What follows belongs to an exercise in optimizing a design on an open flow for small area, a short achievable clock period and few clock cycles per item; a production flow would make more cautious choices. Where RTL was checked, it was by simulation tests only, not by an equivalence proof against the original. Some runs may be left out. An edit can pass the tests and still lose a function that they never use. For run 2, only the layout was checked, not whether the RTL still works. Power figures rest on the tool's default switching activity, not on a simulated workload.

**Run 1: met1 routing**

Scale: 3 px per um.
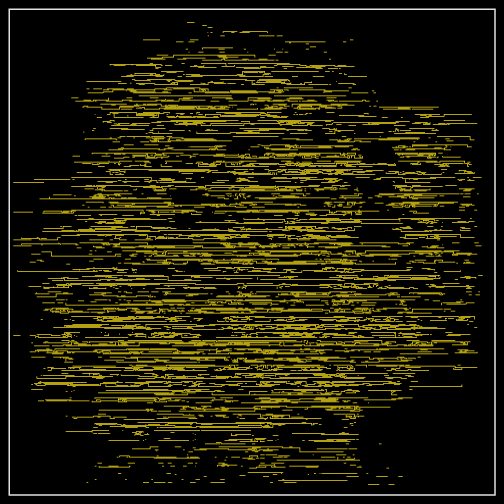
**Run 1: the metal 2 layer**

Scale: 3 px per um.
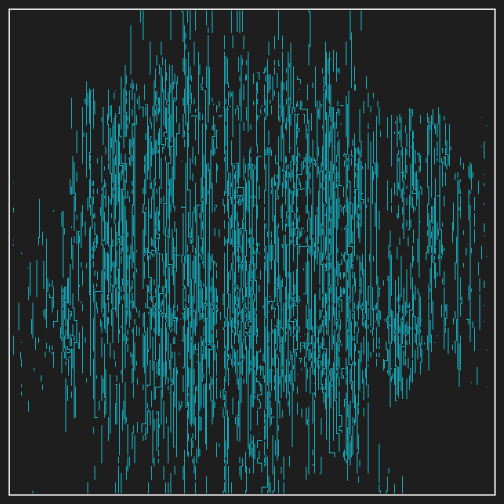
**Run 1: signal wires on met3**

Scale: 2 px per um. Cells faint in the background.
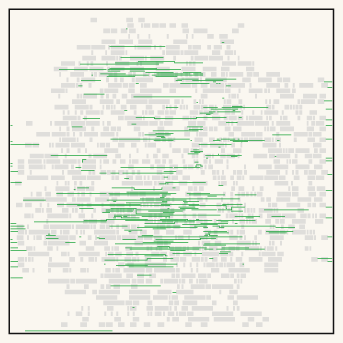
==> flow/design.v <==
module rca #(parameter W = 16) (
    input  [W-1:0] x,
    input  [W-1:0] y,
    input          ci,
    output [W-1:0] s,
    output         co
);
    wire [W:0] c;
    assign c[0] = ci;
    genvar i;
    generate
        for (i = 0; i < W; i = i + 1) begin : g
            assign s[i]   = x[i] ^ y[i] ^ c[i];
            assign c[i+1] = (x[i] & y[i]) | (c[i] & (x[i] ^ y[i]));
        end
    endgenerate
    assign co = c[W];
endmodule
module inc #(parameter W = 12) (
    input  [W-1:0] x,
    input          ci,
    output [W-1:0] s
);
    wire [W:0] c;
    assign c[0] = ci;
    genvar i;
    generate
        for (i = 0; i < W; i = i + 1) begin : g
            assign s[i]   = x[i] ^ c[i];
            assign c[i+1] = x[i] & c[i];
        end
    endgenerate
endmodule
module cmp16 (
    input  [15:0] a,
    input  [15:0] b,
    output        gt,
    output        eq
);
    wire [15:0] e = ~(a ^ b);
    wire [15:0] g = a & ~b;
    wire [3:0]  gg, ge;
    genvar i;
    generate
        for (i = 0; i < 4; i = i + 1) begin : grp
            assign gg[i] = g[4*i+3] | (e[4*i+3] & (g[4*i+2] | (e[4*i+2] &
                           (g[4*i+1] | (e[4*i+1] & g[4*i])))));
            assign ge[i] = &e[4*i+3:4*i];
        end
    endgenerate
    assign gt = gg[3] | (ge[3] & (gg[2] | (ge[2] & (gg[1] | (ge[1] & gg[0])))));
    assign eq = &ge;
endmodule
module div_step (
    input  [15:0] r_in,
    input         n_bit,
    input  [15:0] d,
    output [15:0] r_out,
    output        q
);
    wire [16:0] r2 = {r_in, n_bit};
    wire [16:0] t;
    rca #(17) sub (.x(r2), .y(~{1'b0, d}), .ci(1'b1), .s(t), .co(q));
    assign r_out = q ? t[15:0] : r2[15:0];
endmodule
module alu_top (
    input             clk,
    input             rst,
    input             in_valid,
    output            in_ready,
    input      [15:0] a,
    input      [15:0] b,
    input      [2:0]  opcode,
    input             mode,
    output reg        out_valid,
    output reg [31:0] result,
    output reg        za,
    output reg        zb,
    output reg        eq,
    output reg        gt,
    output reg        lt
);
    reg        v1;
    reg [15:0] ra, rb;
    reg [2:0]  op;
    reg        md;
    reg        busy;
    reg [2:0]  cnt;
    reg        rdy;
    assign in_ready = rdy;
    wire is_mul = ~md & (op == 3'd1);
    wire is_div = ~md & (op == 3'd3);
    wire first  = ~busy;
    wire c_gt, c_eq;
    cmp16 u_cmp (.a(ra), .b(rb), .gt(c_gt), .eq(c_eq));
    wire [15:0] nx = c_gt ? ra : rb;    
    wire [15:0] dx = c_gt ? rb : ra;    
    wire        sub = op[1];
    wire [15:0] as;
    wire        as_c;
    rca #(16) u_as (.x(nx), .y(dx ^ {16{sub}}), .ci(sub), .s(as), .co(as_c));
    reg [31:0] lres;
    always @(*) begin
        case (op)
            3'b000: lres = {16'h0000, ra & rb};
            3'b001: lres = {16'h0000, ra | rb};
            3'b010: lres = {16'hffff, ~(ra | rb)};
            3'b100: lres = {16'hffff, ~ra};
            3'b101: lres = {16'hffff, ~rb};
            3'b110: lres = {16'h0000, ra ^ rb};
            3'b111: lres = {16'hffff, ~(ra ^ rb)};
            default: lres = 32'h0;
        endcase
    end
    wire [3:0]  nz = {|dx[15:12], |dx[11:8], |dx[7:4], |dx[3:0]};
    wire [1:0]  c0 = nz[3] ? 2'd3 : nz[2] ? 2'd2 : nz[1] ? 2'd1 : 2'd0;
    wire [1:0]  ci = busy ? cnt[1:0] : c0;
    reg  [3:0]  nib;
    always @(*) begin
        case (ci)
            2'd0: nib = dx[3:0];
            2'd1: nib = dx[7:4];
            2'd2: nib = dx[11:8];
            default: nib = dx[15:12];
        endcase
    end
    wire [20:0] x0 = {1'b0, result[15:0] & {16{busy}}, 4'd0};
    wire [20:0] x1, x2, x3, x4;
    rca #(21) u_m0 (.x(x0), .y({5'd0, nx & {16{nib[0]}}}),       .ci(1'b0), .s(x1), .co());
    rca #(21) u_m1 (.x(x1), .y({4'd0, nx & {16{nib[1]}}, 1'b0}), .ci(1'b0), .s(x2), .co());
    rca #(21) u_m2 (.x(x2), .y({3'd0, nx & {16{nib[2]}}, 2'b0}), .ci(1'b0), .s(x3), .co());
    rca #(21) u_m3 (.x(x3), .y({2'd0, nx & {16{nib[3]}}, 3'b0}), .ci(1'b0), .s(x4), .co());
    wire [11:0] ph  = result[27:16] & {12{busy}};
    wire [11:0] ph1;
    inc #(12) u_inc (.x(ph), .ci(1'b1), .s(ph1));
    wire [31:0] mres = {x4[20] ? ph1 : ph, x4[19:0]};
    wire        mul_last = busy ? (cnt == 3'd0) : (c0 == 2'd0);
    wire k1 = (|dx[15:8]) | ~cmp8_ge;
    wire cmp8_ge;
    rca #(8) u_k (.x(nx[15:8]), .y(~dx[7:0]), .ci(1'b1), .s(), .co(cmp8_ge));
    wire [15:0] r1, r2;
    wire        q1, q0;
    div_step s0 (.r_in(result[31:16]), .n_bit(rb[15]), .d(ra), .r_out(r1), .q(q1));
    div_step s1 (.r_in(r1),            .n_bit(rb[14]), .d(ra), .r_out(r2), .q(q0));
    wire        div_last = cnt == 3'd0;
    wire last = busy ? (cnt == 3'd0) : ~((is_mul & (c0 != 2'd0)) | is_div);
    wire fin  = v1 & last;
    reg [31:0] res_n;
    always @(*) begin
        if (md) res_n = lres;
        else case (op)
            3'b000: res_n = {15'd0, as_c, as};
            3'b010: res_n = {16'd0, as};
            3'b001: res_n = mres;
            3'b011: res_n = busy ? {r2 & {16{~div_last}}, result[13:0], q1, q0}
                                 : {8'd0, nx[15:8] & {8{k1}}, 16'd0};
            default: res_n = 32'h0;
        endcase
    end
    wire [2:0] cnt_n = busy ? cnt - 3'd1 : is_div ? (k1 ? 3'd3 : 3'd7) : {1'b0, c0 - 2'd1};
    always @(posedge clk) begin
        if (rst) begin
            v1        <= 1'b0;
            busy      <= 1'b0;
            rdy       <= 1'b1;
            out_valid <= 1'b0;
        end else begin
            out_valid <= fin;
            if (rdy) begin
                v1   <= in_valid;
                busy <= 1'b0;
                rdy  <= ~(in_valid & ~mode & opcode[0] & ~opcode[2]);
            end else if (fin) begin
                v1   <= 1'b0;
                busy <= 1'b0;
                rdy  <= 1'b1;
            end else begin
                busy <= 1'b1;
                rdy  <= (cnt_n == 3'd0);
            end
        end
        cnt <= cnt_n;
        if (rdy) begin
            ra <= a;
            rb <= b;
            op <= opcode;
            md <= mode;
        end else if (is_div) begin
            if (first) begin
                ra <= dx;
                rb <= k1 ? {nx[7:0], 8'd0} : nx;
            end else begin
                rb <= {rb[13:0], 2'b00};
            end
        end
        result <= res_n;
        if (first) begin
            za <= ~|ra;
            zb <= ~|rb;
            eq <= c_eq;
            gt <= c_gt;
            lt <= ~c_gt & ~c_eq;
        end
    end
endmodule
==> flow/run.sh <==
#!/bin/bash
# synth_recipe.tcl (not shown) runs the flow's synth.tcl, then flattens the netlist and writes it again
# the make line also repeats each setting of config.mk as NAME=value (left out here)
make -C /OpenROAD-flow-scripts/flow DESIGN_CONFIG=/design/flow/config.mk WORK_HOME=/design/flow/orfs CLKGATE_MAP_FILE= SYNTH_SCRIPT=/design/flow/synth_recipe.tcl finish
==> flow/config.mk <==
export PLATFORM = sky130hd
export DESIGN_NAME = alu_top
export DESIGN_NICKNAME = alu_top
export VERILOG_FILES = /design/flow/design.v
export SDC_FILE = /design/flow/constraint.sdc
export NUM_CORES = 4
export LEC_CHECK = 0
export CAP_MARGIN = 20
export CORE_MARGIN = 2
export CORE_UTILIZATION = 40
export SLEW_MARGIN = 20
==> flow/constraint.sdc <==
create_clock -name core_clock -period 95.0 [get_ports {clk}]
set_input_delay 19.0000 -clock core_clock [delete_from_list [all_inputs] [get_ports {clk}]]
set_output_delay 19.0000 -clock core_clock [all_outputs]
set_load 0.01 [all_outputs]
==> results_dict.tcl, run 1 <==
set metrics [dict create \
    fmax_mhz 49.0 \
    grt-ovfl-total 0 \
    wl_met2_mm 14.7 \
    fin_nets 1352 \
    setup_viol 0 \
    rsz0062_at_grt "false" \
    dpl.cell_count 1442 \
    initial_core_util_pct 40.8 \
    ctsResizeCount 0 \
    crit_type "reg2out" \
    synth_compound_area_share_pct 19.1 \
    grt_pass1_vias 8569 \
    start_kind "flop" \
    die_w_um 161 \
    top_layer "met4" \
    cts.sinks 80 \
    worst-path-buf-inv 1 \
    min_period_over_period_pct 21.5 \
    crit_required_ns 76.00 \
    powerDensity_nw_per_um2 19.4 \
    worst_setup_path_end_kind "output pin" \
    async_flop_share_pct 0 \
    clk_pin_slew_ns 0.07 \
    status "complete, no violations" \
    grt_max_degree 61 \
    postLayoutCellArea_sq_um 11200 \
    r2r-start "rb[14]$_DFFE_PP_" \
    clk_path_buf_depth 2 \
    ys_ff_latch 80 \
    layout-drive-gt1-share_pct 5.20 \
    regToRegSetupSlack_ns 79.69 \
    cp_slowest_cell "clkdlybuf4s50_1" \
    ys_types 70 \
    cts_buffers 9 \
    port_buffers 77 \
    drt-initial-drc-count 985 \
    cpLargestDelayFamily "buffers and inverters" \
    r2r_cells 43 \
    core_sq_um 24300 \
    gp_congestion 0.943 \
    synth_cells 1097 \
    ys_warn_count 1 \
    r2r_end "result[23]$_DFF_P_" \
]
Testbench counts for the RTL of run 1, summed over its fixed seeds: cycles 22,996, items 16,000.
-- 'met1 routing' (at the start) --
nets with wire on the layer: 1204
share of all routed wire: 43%
longest straight run: 36.3 um
GR Layer Usage met1: 35.6%
total wire length: 32.6 mm
via count: 8737

-- 'the metal 2 layer' (at the start) --
longest straight run: 70.9 um
share of all routed wire: 45%
wire length on this layer: 14700 um
met2 global-route usage: 39.4%

-- 'signal wires on met3' (at the start) --
share of all routed wire: 8.7%
longest straight run: 52.9 um
nets with wire on the layer: 159
main direction: horizontal
grt met3 use: 4.62%

run 1: worst max path at each step:
stage	startpoint	end	cells after the start	slack, ns
finish	result[30]$_DFF_P_	result[30]	1	74.58
global route	result[30]$_DFF_P_	result[30]	1	74.55
CTS	result[16]$_DFF_P_	result[16]	1	74.63
detailed placement	opcode[0]	rdy$_SDFF_PP1_	5	74.45
global placement	opcode[0]	rdy$_SDFF_PP1_	5	74.44
floorplan	mode	rdy$_SDFF_PP1_	4	74.96
run 1: cell usage in the layout (no fill, tap or decap), types with 6 or more instances in the layout:
master and n:
a21oi_1 85, xnor2_1 31, o31a_1 6, nand2_1 137, o21ai_1 6, o22ai_1 51, a32oi_1 9, inv_1 106
nor4_1 8, clkdlybuf4s50_1 77, o21ai_0 35, o221ai_1 10, a221oi_1 8, fa_1 102, ha_1 82, nor2_1 50
nand3_1 13, mux2_2 9, a21o_1 11, mux2i_1 63, a222oi_1 15, clkbuf_16 9, buf_4 12, edfxtp_1 41
and2_1 21, dfxtp_1 37
run 1: registers in the layout (all words and copies together) (netlist names), 3 cells and up:
name / cells
cnt: 3
result: 32
ra: 16
rb: 16
op: 3
run 1: where the power goes:
group | internal (mW) | switching [mW] | leakage [nW]
registers | 0.0411 | 0.00628 | 0.760
clock network | 0.0231 | 0.0160 | 0.152
logic | 0.0546 | 0.0765 | 4.05
total | 0.119 | 0.0988 | 4.96
run 1: cell usage after synthesis, drive strengths merged (5+ instances only):
library cell  number  area [sq um]
o31a               6          52.6
a21boi             5          37.5
xnor2             31           272
nor2b              5          31.3
clkbuf            43           161
nor2              51           191
a221oi             8          70.1
ha                82          1030
or2                5          31.3
o22ai             51           319
dfxtp             39           781
mux2               9           101
and2              21           131
a21o              11          82.6
inv              108           408
nor4               9          71.3
nand2b             5          31.3
a32oi              9          78.8
o221ai            10          87.6
a41oi              5          43.8
a31oi              5          31.3
mux2i             63           631
a21oi             87           443
edfxtp            41          1230
o21ai             43           219
nand2            137           514
fa               102          2040
buf               25           131
nand3             16          95.1
a222oi            15           150
run 1: final cells by class:
cell class	instances	area [sq um]
flip-flops and latches	80	2010
repair buffers	89	861
multi-input cells	840	7210
inverters	109	412
well taps	324	405
fillers	2401	13100
clock inverters	7	92.6
clock buffers	9	225
--- run 2 (diff from run 1) ---
==> flow/design.v (replaced) <==
module div_step (
    input  [15:0] r_in,
    input         n_bit,
    input  [15:0] d,
    output [15:0] r_out,
    output        q
);
    wire [16:0] r2 = {r_in, n_bit};
    wire [17:0] t  = {1'b0, r2} - {2'b00, d};
    assign q     = ~t[17];
    assign r_out = q ? t[15:0] : r2[15:0];
endmodule
module alu_top (
    input             clk,
    input             rst,
    input             in_valid,
    output            in_ready,
    input      [15:0] a,
    input      [15:0] b,
    input      [2:0]  opcode,
    input             mode,
    output reg        out_valid,
    output reg [31:0] result,
    output reg        za,
    output reg        zb,
    output reg        eq,
    output reg        gt,
    output reg        lt
);
    reg        v1;
    reg [15:0] ra, rb;
    reg [2:0]  op;
    reg        md;
    reg [1:0]  cnt;
    reg        rdy;
    assign in_ready = rdy;
    wire is_mul = ~md & (op == 3'd1);
    wire is_div = ~md & (op == 3'd3);
    wire multi  = is_mul | is_div;
    wire first  = (cnt == 2'd0);
    wire last   = ~multi | (cnt == 2'd3);
    wire c_gt = ra > rb;
    wire c_eq = ra == rb;
    wire [15:0] nx = c_gt ? ra : rb;    
    wire [15:0] dx = c_gt ? rb : ra;    
    wire        sub = op[1];
    wire [16:0] as  = {1'b0, nx} + {1'b0, dx ^ {16{sub}}} + {16'd0, sub};
    reg [31:0] lres;
    always @(*) begin
        case (op)
            3'b000: lres = {16'h0000, ra & rb};
            3'b001: lres = {16'h0000, ra | rb};
            3'b010: lres = {16'hffff, ~(ra | rb)};
            3'b100: lres = {16'hffff, ~ra};
            3'b101: lres = {16'hffff, ~rb};
            3'b110: lres = {16'h0000, ra ^ rb};
            3'b111: lres = {16'hffff, ~(ra ^ rb)};
            default: lres = 32'h0;
        endcase
    end
    wire [15:0] acc  = first ? 16'd0 : result[31:16];
    wire [19:0] msum = {4'd0, acc} + ra * rb[3:0];
    wire [15:0] dd   = first ? dx : ra;           
    wire [15:0] nn   = first ? nx : result[15:0];  
    wire [15:0] r0   = first ? 16'd0 : rb;        
    wire [15:0] r1, r2, r3, r4;
    wire [3:0]  qb;
    div_step s0 (.r_in(r0), .n_bit(nn[15]), .d(dd), .r_out(r1), .q(qb[3]));
    div_step s1 (.r_in(r1), .n_bit(nn[14]), .d(dd), .r_out(r2), .q(qb[2]));
    div_step s2 (.r_in(r2), .n_bit(nn[13]), .d(dd), .r_out(r3), .q(qb[1]));
    div_step s3 (.r_in(r3), .n_bit(nn[12]), .d(dd), .r_out(r4), .q(qb[0]));
    reg [31:0] res_n;
    always @(*) begin
        if (md) res_n = lres;
        else case (op)
            3'b000, 3'b010: res_n = {15'd0, as[16] & ~sub, as[15:0]};
            3'b001: res_n = {msum, result[15:4]};
            3'b011: res_n = {16'd0, nn[11:0], qb};
            default: res_n = 32'h0;
        endcase
    end
    always @(posedge clk) begin
        if (rst) begin
            v1        <= 1'b0;
            rdy       <= 1'b1;
            cnt       <= 2'd0;
            out_valid <= 1'b0;
        end else begin
            out_valid <= v1 & last;
            if (v1 & ~last) begin
                cnt <= cnt + 2'd1;
                rdy <= (cnt == 2'd2);
            end else begin
                cnt <= 2'd0;
                v1  <= in_valid;
                rdy <= ~(in_valid & ~mode & opcode[0] & ~opcode[2]);
            end
        end
        if (rdy) begin
            ra <= a;
            rb <= b;
            op <= opcode;
            md <= mode;
        end else if (is_mul) begin
            rb <= {4'd0, rb[15:4]};
        end else if (is_div) begin
            ra <= dd;
            rb <= r4;
        end
        if (v1) begin
            result <= res_n;
            if (first) begin
                za <= ra == 16'd0;
                zb <= rb == 16'd0;
                eq <= c_eq;
                gt <= c_gt;
                lt <= ~c_gt & ~c_eq;
            end
        end
    end
endmodule
==> results_dict.tcl, run 2 <==
set metrics [dict create \
    status "complete, no violations" \
    yosysMostFrequentCell "nor2_1" \
    fmax_mhz 49.1 \
    worst-path-buf-inv 1 \
    n_fill_cell 3135 \
    ys_warn_count 1 \
    min_period_over_period_pct 21.4 \
    ys_ff_latch 78 \
    grt-ovfl-total 0 \
    layout-drive-gt1-share_pct 7.83 \
    rsz0062_at_grt "false" \
    dpl.cell_count 2007 \
    async_flop_share_pct 0 \
    top_register "result" \
    power_switching_share_pct 51.9 \
    crit_start "result[12]$_DFFE_PP_" \
    clk_pin_slew_ns 0.07 \
    synth_compound_area_share_pct 23.0 \
    yosys-top-cells-count "nor2_1 (157), ha_1 (155), nand2_1 (140), inv_1 (131), a21oi_1 (116)" \
    postLayoutCellArea_sq_um 14400 \
    clk_path_buf_depth 2 \
    drt-initial-drc-count 1201 \
    gp_congestion 0.944 \
    r2r_end "rb[0]$_DFFE_PP_" \
    final_common_cell "nor2_1" \
    p_sw_mw 0.195 \
]
## run 2: cell count changes after synthesis, sizes merged, moves of 27 or more
cell and delta:
a21oi +33, o22ai -32, nor2 +107, edfxtp +32, ha +73, nor3 +27
fa -54, o21ai +75, dfxtp -34, xnor2 +27, mux2i -30, inv +27
a21o +30
## run 2: routing by layer
layer	vias up	track usage (%)	part of all wire, %
met1	5850	35.0	44
met5	-	0	0
li1	5765	-	-
met4	0	11.1	4.2
met2	526	41.2	45
met3	86	4.42	7.6
## run 2: power groups by stage
stage          Sequential [mW]  Clock [mW]  Combinational, mW
2_1_floorplan           0.0465           0              0.217
3_3_place_gp            0.0482           0              0.282
3_5_place_dp            0.0482           0              0.286
4_1_cts                 0.0474      0.0391              0.287
5_1_grt                 0.0479      0.0399              0.320
6_report                0.0477      0.0385              0.290
## run 2: logic make-up after synthesis
family,count (synthesis)
fa+ha+maj,204
compound gates,454
xor+xnor,82
flops,78
buf+inv,209
simple gates,461
mux,82
## run 2: final cells by class
| cell class | instances | area [sq um] | share of cell area (%) |
|---|---|---|---|
| multi-input cells | 1283 | 9820 | 68.1 |
| flip-flops and latches | 78 | 2290 | 15.9 |
| repair buffers | 106 | 988 | 6.85 |
| inverters | 138 | 518 | 3.59 |
| well taps | 402 | 503 | 3.49 |
| clock buffers | 9 | 225 | 1.56 |
| clock inverters | 7 | 80.1 | 0.555 |
## run 2: worst reg2reg max path, delay by kind of cell, from the launching register on
family	cells	cell delay, ns
buffers and inverters	4	1.28
and+or+nand+nor	15	3.51
xor gates and xnor gates	1	0.11
adders and majority gates	5	1.69
AOI/OAI and AO/OA	22	6.98
muxes	2	0.81
DFF	1	0.72
## run 2: how the worst min path moves through the flow
stage	start	to	slack [ns]	depth (start not counted)
2_1_floorplan	cnt[0]$_SDFF_PP0_	cnt[0]$_SDFF_PP0_	0.42	1
3_3_place_gp	cnt[0]$_SDFF_PP0_	cnt[0]$_SDFF_PP0_	0.44	1
3_5_place_dp	cnt[0]$_SDFF_PP0_	cnt[0]$_SDFF_PP0_	0.45	1
4_1_cts	cnt[0]$_SDFF_PP0_	cnt[0]$_SDFF_PP0_	0.46	1
5_1_grt	cnt[0]$_SDFF_PP0_	cnt[0]$_SDFF_PP0_	0.52	1
6_report	cnt[0]$_SDFF_PP0_	cnt[0]$_SDFF_PP0_	0.46	1
**Run 2: met1 routing**

Scale: 2 px per um.
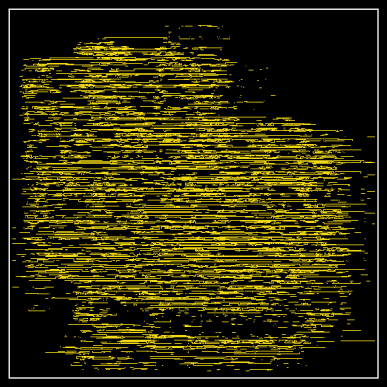
wire length on this layer: 19000 um
nets with wire on the layer: 1714
share of all routed wire: 44%
main direction: horizontal
via count: 12200
total wire length: 43.5 mm
GR Layer Usage met1: 35.0%

**Run 2: full-chip view from the flow's report step**

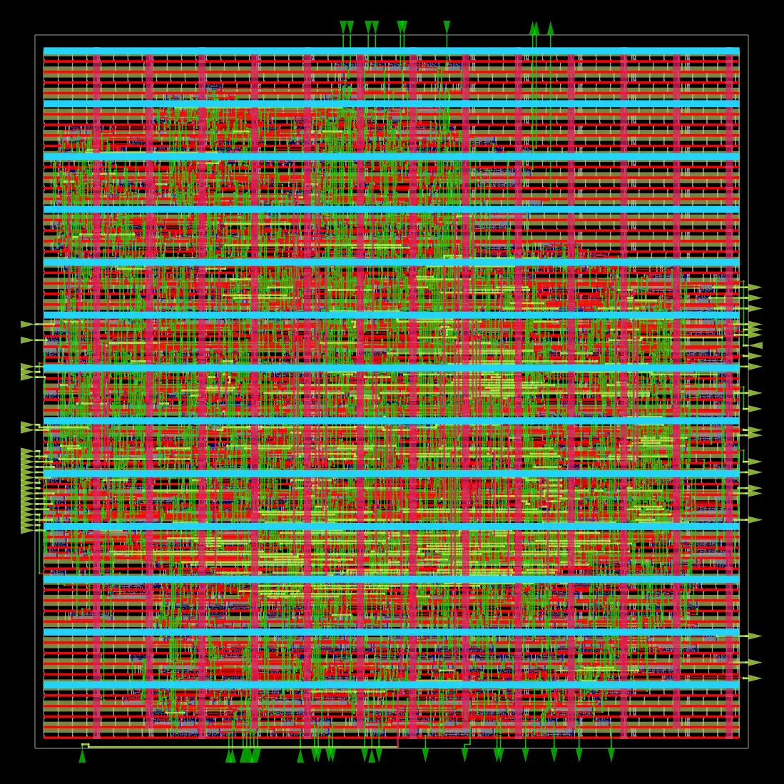
Layout Cells excl Fill: 2023
die width: 184 um
# rows: 65
Die Y: 184 um

**Run 2: signal wires on met3**

Scale: 2 px per um. Cells faint in the background.
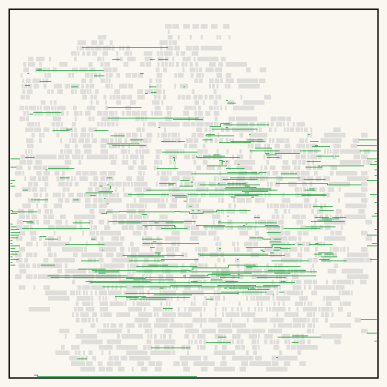
main direction: horizontal
share of all routed wire: 7.6%
nets with wire on the layer: 197
longest straight run: 102 um
grt met3 use: 4.42%

**Run 2: met4 routing**

Scale: 4 px per um. Cells faint in the background.
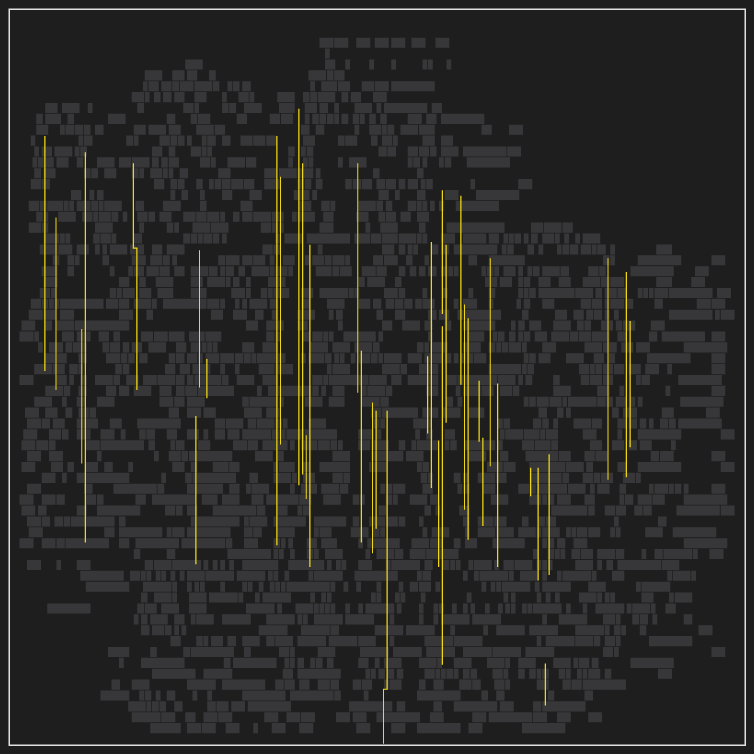
main direction: vertical
longest straight run: 102 um
wire length on this layer: 1830 um

## Run 3: files that changed since run 2, shown whole
==> flow/design.v <==
module rca #(parameter W = 16) (
    input  [W-1:0] x,
    input  [W-1:0] y,
    input          ci,
    output [W-1:0] s,
    output         co
);
    wire [W:0] c;
    assign c[0] = ci;
    genvar i;
    generate
        for (i = 0; i < W; i = i + 1) begin : g
            assign s[i]   = x[i] ^ y[i] ^ c[i];
            assign c[i+1] = (x[i] & y[i]) | (c[i] & (x[i] ^ y[i]));
        end
    endgenerate
    assign co = c[W];
endmodule
module inc #(parameter W = 12) (
    input  [W-1:0] x,
    input          ci,
    output [W-1:0] s
);
    wire [W:0] c;
    assign c[0] = ci;
    genvar i;
    generate
        for (i = 0; i < W; i = i + 1) begin : g
            assign s[i]   = x[i] ^ c[i];
            assign c[i+1] = x[i] & c[i];
        end
    endgenerate
endmodule
module cmp16 (
    input  [15:0] a,
    input  [15:0] b,
    output        gt,
    output        eq
);
    wire [15:0] e = ~(a ^ b);
    wire [15:0] g = a & ~b;
    wire [3:0]  gg, ge;
    genvar i;
    generate
        for (i = 0; i < 4; i = i + 1) begin : grp
            assign gg[i] = g[4*i+3] | (e[4*i+3] & (g[4*i+2] | (e[4*i+2] &
                           (g[4*i+1] | (e[4*i+1] & g[4*i])))));
            assign ge[i] = &e[4*i+3:4*i];
        end
    endgenerate
    assign gt = gg[3] | (ge[3] & (gg[2] | (ge[2] & (gg[1] | (ge[1] & gg[0])))));
    assign eq = &ge;
endmodule
module div_step (
    input  [15:0] r_in,
    input         n_bit,
    input  [15:0] d,
    output [15:0] r_out,
    output        q
);
    wire [16:0] r2 = {r_in, n_bit};
    wire [16:0] t;
    rca #(17) sub (.x(r2), .y(~{1'b0, d}), .ci(1'b1), .s(t), .co(q));
    assign r_out = q ? t[15:0] : r2[15:0];
endmodule
module alu_top (
    input             clk,
    input             rst,
    input             in_valid,
    output            in_ready,
    input      [15:0] a,
    input      [15:0] b,
    input      [2:0]  opcode,
    input             mode,
    output reg        out_valid,
    output reg [31:0] result,
    output reg        za,
    output reg        zb,
    output reg        eq,
    output reg        gt,
    output reg        lt
);
    reg        v1;
    reg [15:0] ra, rb;
    reg [2:0]  op;
    reg        md;
    reg        busy;
    reg [2:0]  cnt;
    reg        rdy;
    assign in_ready = rdy;
    wire is_mul = ~md & (op == 3'd1);
    wire is_div = ~md & (op == 3'd3);
    wire first  = ~busy;
    wire c_gt, c_eq;
    cmp16 u_cmp (.a(ra), .b(rb), .gt(c_gt), .eq(c_eq));
    wire [15:0] nx = c_gt ? ra : rb;    
    wire [15:0] dx = c_gt ? rb : ra;    
    reg [3:0] lut;
    always @(*) begin
        case (op)
            3'b000: lut = 4'b1000;    
            3'b001: lut = 4'b1110;    
            3'b010: lut = 4'b0001;    
            3'b100: lut = 4'b0011;    
            3'b101: lut = 4'b0101;    
            3'b110: lut = 4'b0110;    
            3'b111: lut = 4'b1001;    
            default: lut = 4'b0000;
        endcase
    end
    wire [15:0] llo;
    genvar gi;
    generate
        for (gi = 0; gi < 16; gi = gi + 1) begin : lu
            assign llo[gi] = lut[{ra[gi], rb[gi]}];
        end
    endgenerate
    wire lhi = (op == 3'b010) | (op == 3'b100) | (op == 3'b101) | (op == 3'b111);
    wire [3:0]  nz = {|dx[15:12], |dx[11:8], |dx[7:4], |dx[3:0]};
    wire [1:0]  c0 = nz[3] ? 2'd3 : nz[2] ? 2'd2 : nz[1] ? 2'd1 : 2'd0;
    wire [1:0]  ci = busy ? cnt[1:0] : c0;
    reg  [3:0]  nsel;
    always @(*) begin
        case (ci)
            2'd0: nsel = dx[3:0];
            2'd1: nsel = dx[7:4];
            2'd2: nsel = dx[11:8];
            default: nsel = dx[15:12];
        endcase
    end
    wire        sub = op[1];
    wire [3:0]  nib = (busy | op[0]) ? nsel : 4'b0001;
    wire [20:0] xf  = op[0] ? 21'd0 : {{5{sub}}, dx ^ {16{sub}}};
    wire [20:0] x0  = busy ? {1'b0, result[15:0], 4'd0} : xf;
    wire [20:0] x1, x2, x3, x4;
    rca #(21) u_m0 (.x(x0), .y({5'd0, nx & {16{nib[0]}}}),       .ci(first & sub), .s(x1), .co());
    rca #(21) u_m1 (.x(x1), .y({4'd0, nx & {16{nib[1]}}, 1'b0}), .ci(1'b0), .s(x2), .co());
    rca #(21) u_m2 (.x(x2), .y({3'd0, nx & {16{nib[2]}}, 2'b0}), .ci(1'b0), .s(x3), .co());
    rca #(21) u_m3 (.x(x3), .y({2'd0, nx & {16{nib[3]}}, 3'b0}), .ci(1'b0), .s(x4), .co());
    wire [11:0] ph0 = result[27:16] & {12{busy}};
    wire [11:0] ph1;
    inc #(12) u_inc (.x(ph0), .ci(1'b1), .s(ph1));
    wire [31:0] mres = {x4[20] ? ph1 : ph0, x4[19:0]};
    wire ge12, ge8;    
    rca #(12) u_k12 (.x(nx[15:4]),  .y(~dx[11:0]), .ci(1'b1), .s(), .co(ge12));
    rca #(8)  u_k8  (.x(nx[15:8]),  .y(~dx[7:0]),  .ci(1'b1), .s(), .co(ge8));
    wire q4 = (|dx[15:12]) | ~ge12;    
    wire q8 = (|dx[15:8])  | ~ge8;     
    wire [15:0] r1, r2;
    wire        q1, q0;
    div_step s0 (.r_in(result[31:16]), .n_bit(rb[15]), .d(ra), .r_out(r1), .q(q1));
    div_step s1 (.r_in(r1),            .n_bit(rb[14]), .d(ra), .r_out(r2), .q(q0));
    wire last = busy ? (cnt == 3'd0) : ~((is_mul & (c0 != 2'd0)) | is_div);
    wire fin  = v1 & last;
    wire [15:0] rinit = q4 ? {4'd0, nx[15:4]} : q8 ? {8'd0, nx[15:8]} : 16'd0;
    wire [15:0] dinit = q4 ? {nx[3:0], 12'd0} : q8 ? {nx[7:0], 8'd0} : nx;
    reg [31:0] res_n;
    always @(*) begin
        if (md) res_n = {{16{lhi}}, llo};
        else case (op)
            3'b000, 3'b001, 3'b010: res_n = mres;
            3'b011: res_n = busy ? {r2 & {16{cnt != 3'd0}}, result[13:0], q1, q0}
                                 : {rinit, 16'd0};
            default: res_n = 32'h0;
        endcase
    end
    wire [2:0] cnt_n = busy ? cnt - 3'd1
                     : is_div ? (q4 ? 3'd1 : q8 ? 3'd3 : 3'd7)
                     : {1'b0, c0 - 2'd1};
    always @(posedge clk) begin
        if (rst) begin
            v1        <= 1'b0;
            busy      <= 1'b0;
            rdy       <= 1'b1;
            out_valid <= 1'b0;
        end else begin
            out_valid <= fin;
            if (rdy) begin
                v1   <= in_valid;
                busy <= 1'b0;
                rdy  <= ~(in_valid & ~mode & opcode[0] & ~opcode[2]);
            end else if (fin) begin
                v1   <= 1'b0;
                busy <= 1'b0;
                rdy  <= 1'b1;
            end else begin
                busy <= 1'b1;
                rdy  <= (cnt_n == 3'd0);
            end
        end
        cnt <= cnt_n;
        if (rdy) begin
            ra <= a;
            rb <= b;
            op <= opcode;
            md <= mode;
        end else if (is_div) begin
            if (first) begin
                ra <= dx;
                rb <= dinit;
            end else begin
                rb <= {rb[13:0], 2'b00};
            end
        end
        result <= res_n;
        if (first) begin
            za <= ~|ra;
            zb <= ~|rb;
            eq <= c_eq;
            gt <= c_gt;
            lt <= ~c_gt & ~c_eq;
        end
    end
endmodule
==> flow/config.mk <==
export PLATFORM = sky130hd
export DESIGN_NAME = alu_top
export DESIGN_NICKNAME = alu_top
export VERILOG_FILES = /design/flow/design.v
export SDC_FILE = /design/flow/constraint.sdc
export NUM_CORES = 4
export LEC_CHECK = 0
export ABC_AREA = 1
export CAP_MARGIN = 20
export CORE_MARGIN = 2
export CORE_UTILIZATION = 40
export SLEW_MARGIN = 20
==> results_dict.tcl, run 3 <==
set metrics [dict create \
    gp_congestion 0.978 \
    cts.sinks 80 \
    regToRegSetupSlack_ns 77.83 \
    insertion_delay_ns 0.36 \
    clk_pin_slew_ns 0.07 \
    yosysMostFrequentCell "nand2_1" \
    layout-drive-gt1-share_pct 6.65 \
    holdPathEnd "v1$_SDFFE_PP0P_" \
    reg.largest.list "result x32, ra x16, rb x16" \
    final_cell_mix "nand2_1 (307), inv_1 (141), o21ai_0 (129), fa_1 (91), nor2_1 (86)" \
    cts_buffers 9 \
    whs_ns 0.491 \
    worst_setup_path_end_kind "output pin" \
    die_h_um 155 \
    async_flop_share_pct 0 \
    ys_warn_count 1 \
    largest_reg_flops 32 \
    dpl.cell_count 1518 \
    post-dp-hpwl_mm 26.3 \
    min_period_over_period_pct 21.8 \
    design.die.area_sq_um 24000 \
    grt_pass1_vias 8511 \
    p_leak_nw 4.84 \
    crit_type "reg2out" \
    status "complete, no violations" \
    grt_max_degree 65 \
    core_sq_um 22500 \
    crit_required_ns 76.00 \
    yosys-top-cells-count "nand2_1 (307), inv_1 (141), o21ai_0 (129), fa_1 (91), nor2_1 (87)" \
    final_cells 1534 \
    setup_viol 0 \
    firstDrtPassIters 7 \
    rsz0062_at_grt "false" \
    rows 55 \
    clk_path_buf_depth 2 \
    n_fill_cell 2288 \
    r2r_end "result[21]$_DFF_P_" \
    min_path_cells 2 \
    min-delay-start "v1$_SDFFE_PP0P_" \
    port_buffers 77 \
    r2r_cells 51 \
    start_kind "flop" \
    die_w_um 155 \
    drt-initial-drc-count 922 \
    yosys-top-cells-area "fa_1 (20%), edfxtp_1 (14%), nand2_1 (13%), dfxtp_1 (8.6%), ha_1 (8.4%)" \
    powerDensity_nw_per_um2 22.9 \
    fmax_mhz 48.2 \
    ys_types 49 \
    grt-ovfl-total 0 \
    ctsResizeCount 0 \
    initial_core_util_pct 40.5 \
    synth_top_cell_by_area "fa_1" \
    ys_ff_latch 80 \
]
Testbench counts for the RTL of run 3, summed over its fixed seeds: cycles 22,158, items 16,000.
## run 3: cell types whose count changed after synthesis, moves of 24 or more
cell / delta
dfxtp_1: +34
xor2_1: -24
a21oi_1: -71
a21o_1: -40
fa_1: +43
nor2_1: -70
nor3_1: -28
ha_1: -94
nand2_1: +167
xnor2_1: -55
edfxtp_1: -32
nor2b_1: -30
mux2_2: -33
## run 3: kinds of logic after synthesis
group	share of synthesized area, %
simple gates	21.4
compound gates	17.6
buf+inv	9.15
fa+ha+maj	28.4
flops	22.1
mux	1.21
xor+xnor	0.288
## run 3: final cells by class
cell class                 instances  area (sq um)  area share (%)
clock buffer                       9           225            2.15
clock inverter                     7           106            1.02
multi-input combinational        898          6270            59.9
inverter                         163           614            5.87
tap                              285           357            3.41
sequential                        80          2010            19.2
timing repair buffer              92           883            8.43
## run 3: through the flow
step	power, mW	area [sq um]	util [%]
CTS	0.240	10500	46.5
detailed placement	0.199	10100	45.1
finish	0.240	10500	46.5
global route	0.263	10500	46.5
global placement	0.194	10100	45.1
floorplan	0.151	9120	-
## run 3: layer usage
layer	vias up	GRT usage [%]	routed length, um
met1	4147	38.3	13800
met5	-	0	0
met2	430	46.3	15300
met3	76	4.74	2860
li1	4042	-	-
met4	0	12.7	1540
## run 3: worst max path at each step
stage                         startpoint                to  slack, ns  depth (start not counted)
after floorplan                    b[14]  rb[14]$_DFFE_PP_      75.50                          3
after global placement    rdy$_SDFF_PP1_          in_ready      74.67                          2
after detailed placement  rdy$_SDFF_PP1_          in_ready      74.64                          2
after CTS                 rdy$_SDFF_PP1_          in_ready      74.25                          2
after global routing      rdy$_SDFF_PP1_          in_ready      74.16                          2
final                     rdy$_SDFF_PP1_          in_ready      74.27                          2
## run 3: worst max-delay path, cell delays in order, from the launching register on
cell	delay [ns]
dfxtp_2	0.32
buf_4	0.41
clkdlybuf4s50_1	0.63
## run 3: report_power, final
part           leakage, nW  internal (mW)  switching, mW  total (mW)
clock                0.163         0.0236         0.0176      0.0412
sequential           0.763         0.0427        0.00684      0.0496
combinational         3.91         0.0601         0.0887       0.149
total                 4.84          0.126          0.113       0.240
**Run 3: met1 routing**

Scale: 3 px per um.
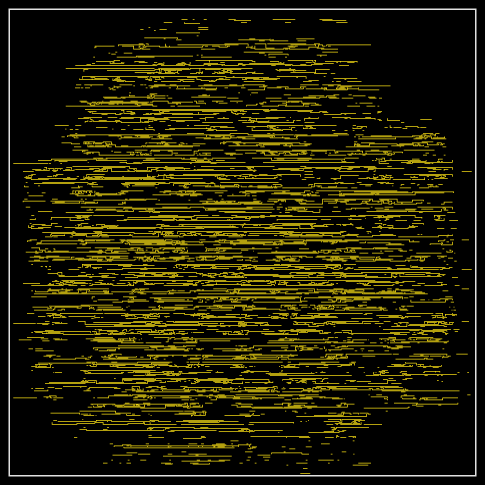
longest straight run: 61.2 um
wire length on this layer: 13800 um
total wire length: 33.5 mm
via count: 8695

**Run 3: met4 routing**

Scale: 4 px per um. Cells faint in the background.
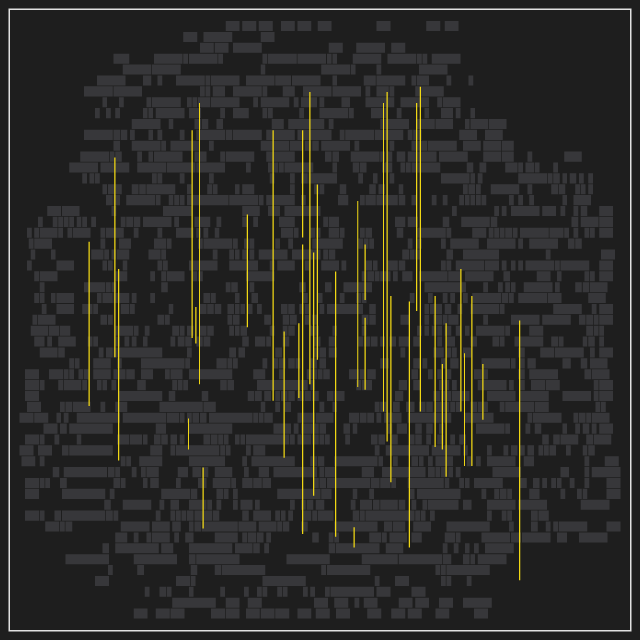
nets with wire on the layer: 32
main direction: vertical
share of all routed wire: 4.6%
wire length on this layer: 1540 um

**Run 3: the metal 2 layer**

Scale: 3 px per um.
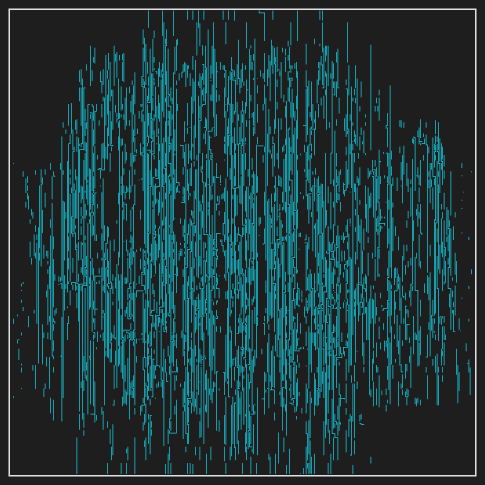
nets with wire on the layer: 1139
wire length on this layer: 15300 um
share of all routed wire: 46%
main direction: vertical
longest straight run: 74.6 um
met2 global-route usage: 46.3%

**Run 3: signal wires on met3**

Scale: 2 px per um. Cells faint in the background.
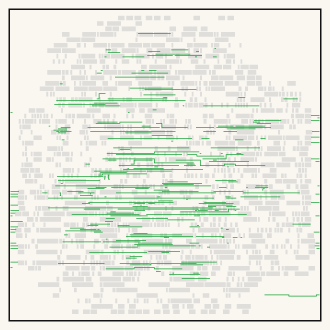
wire length on this layer: 2860 um
nets with wire on the layer: 169
grt met3 use: 4.74%

port drivers added, routing unchanged:
How much do the figures lean on ideal ports? The routed layouts below were timed once more, with nothing changed but the port constraints. Step 1, drivers: a clkbuf_16 drives clk and a buf_2 each remaining input, both assumed. Step 2 moves the port delays by t, midway between the first and last clock arrival at a register: inputs arrive t later, outputs are due t later. That takes back most of the time a late clock gives input paths. Three values: ideal ports, drivers, drivers and shift; two values: the first two.
run	t (ns)	slack for setup (ns)	hold slack, ns
run 1	0.400	74.583 / 74.537 / 74.401	0.461 / 0.461 / 0.461
run 2	0.403	74.645 / 74.600 / 74.675	0.463 / 0.463 / 0.463
run 3	0.407	74.265 / 74.216 / 74.623	0.491 / 0.491 / 0.491
After both steps every run listed still meets setup and hold. For run 1, which loses most, drivers alone change the setup slack by -0.046 ns; drivers and shift together by -0.182 ns.
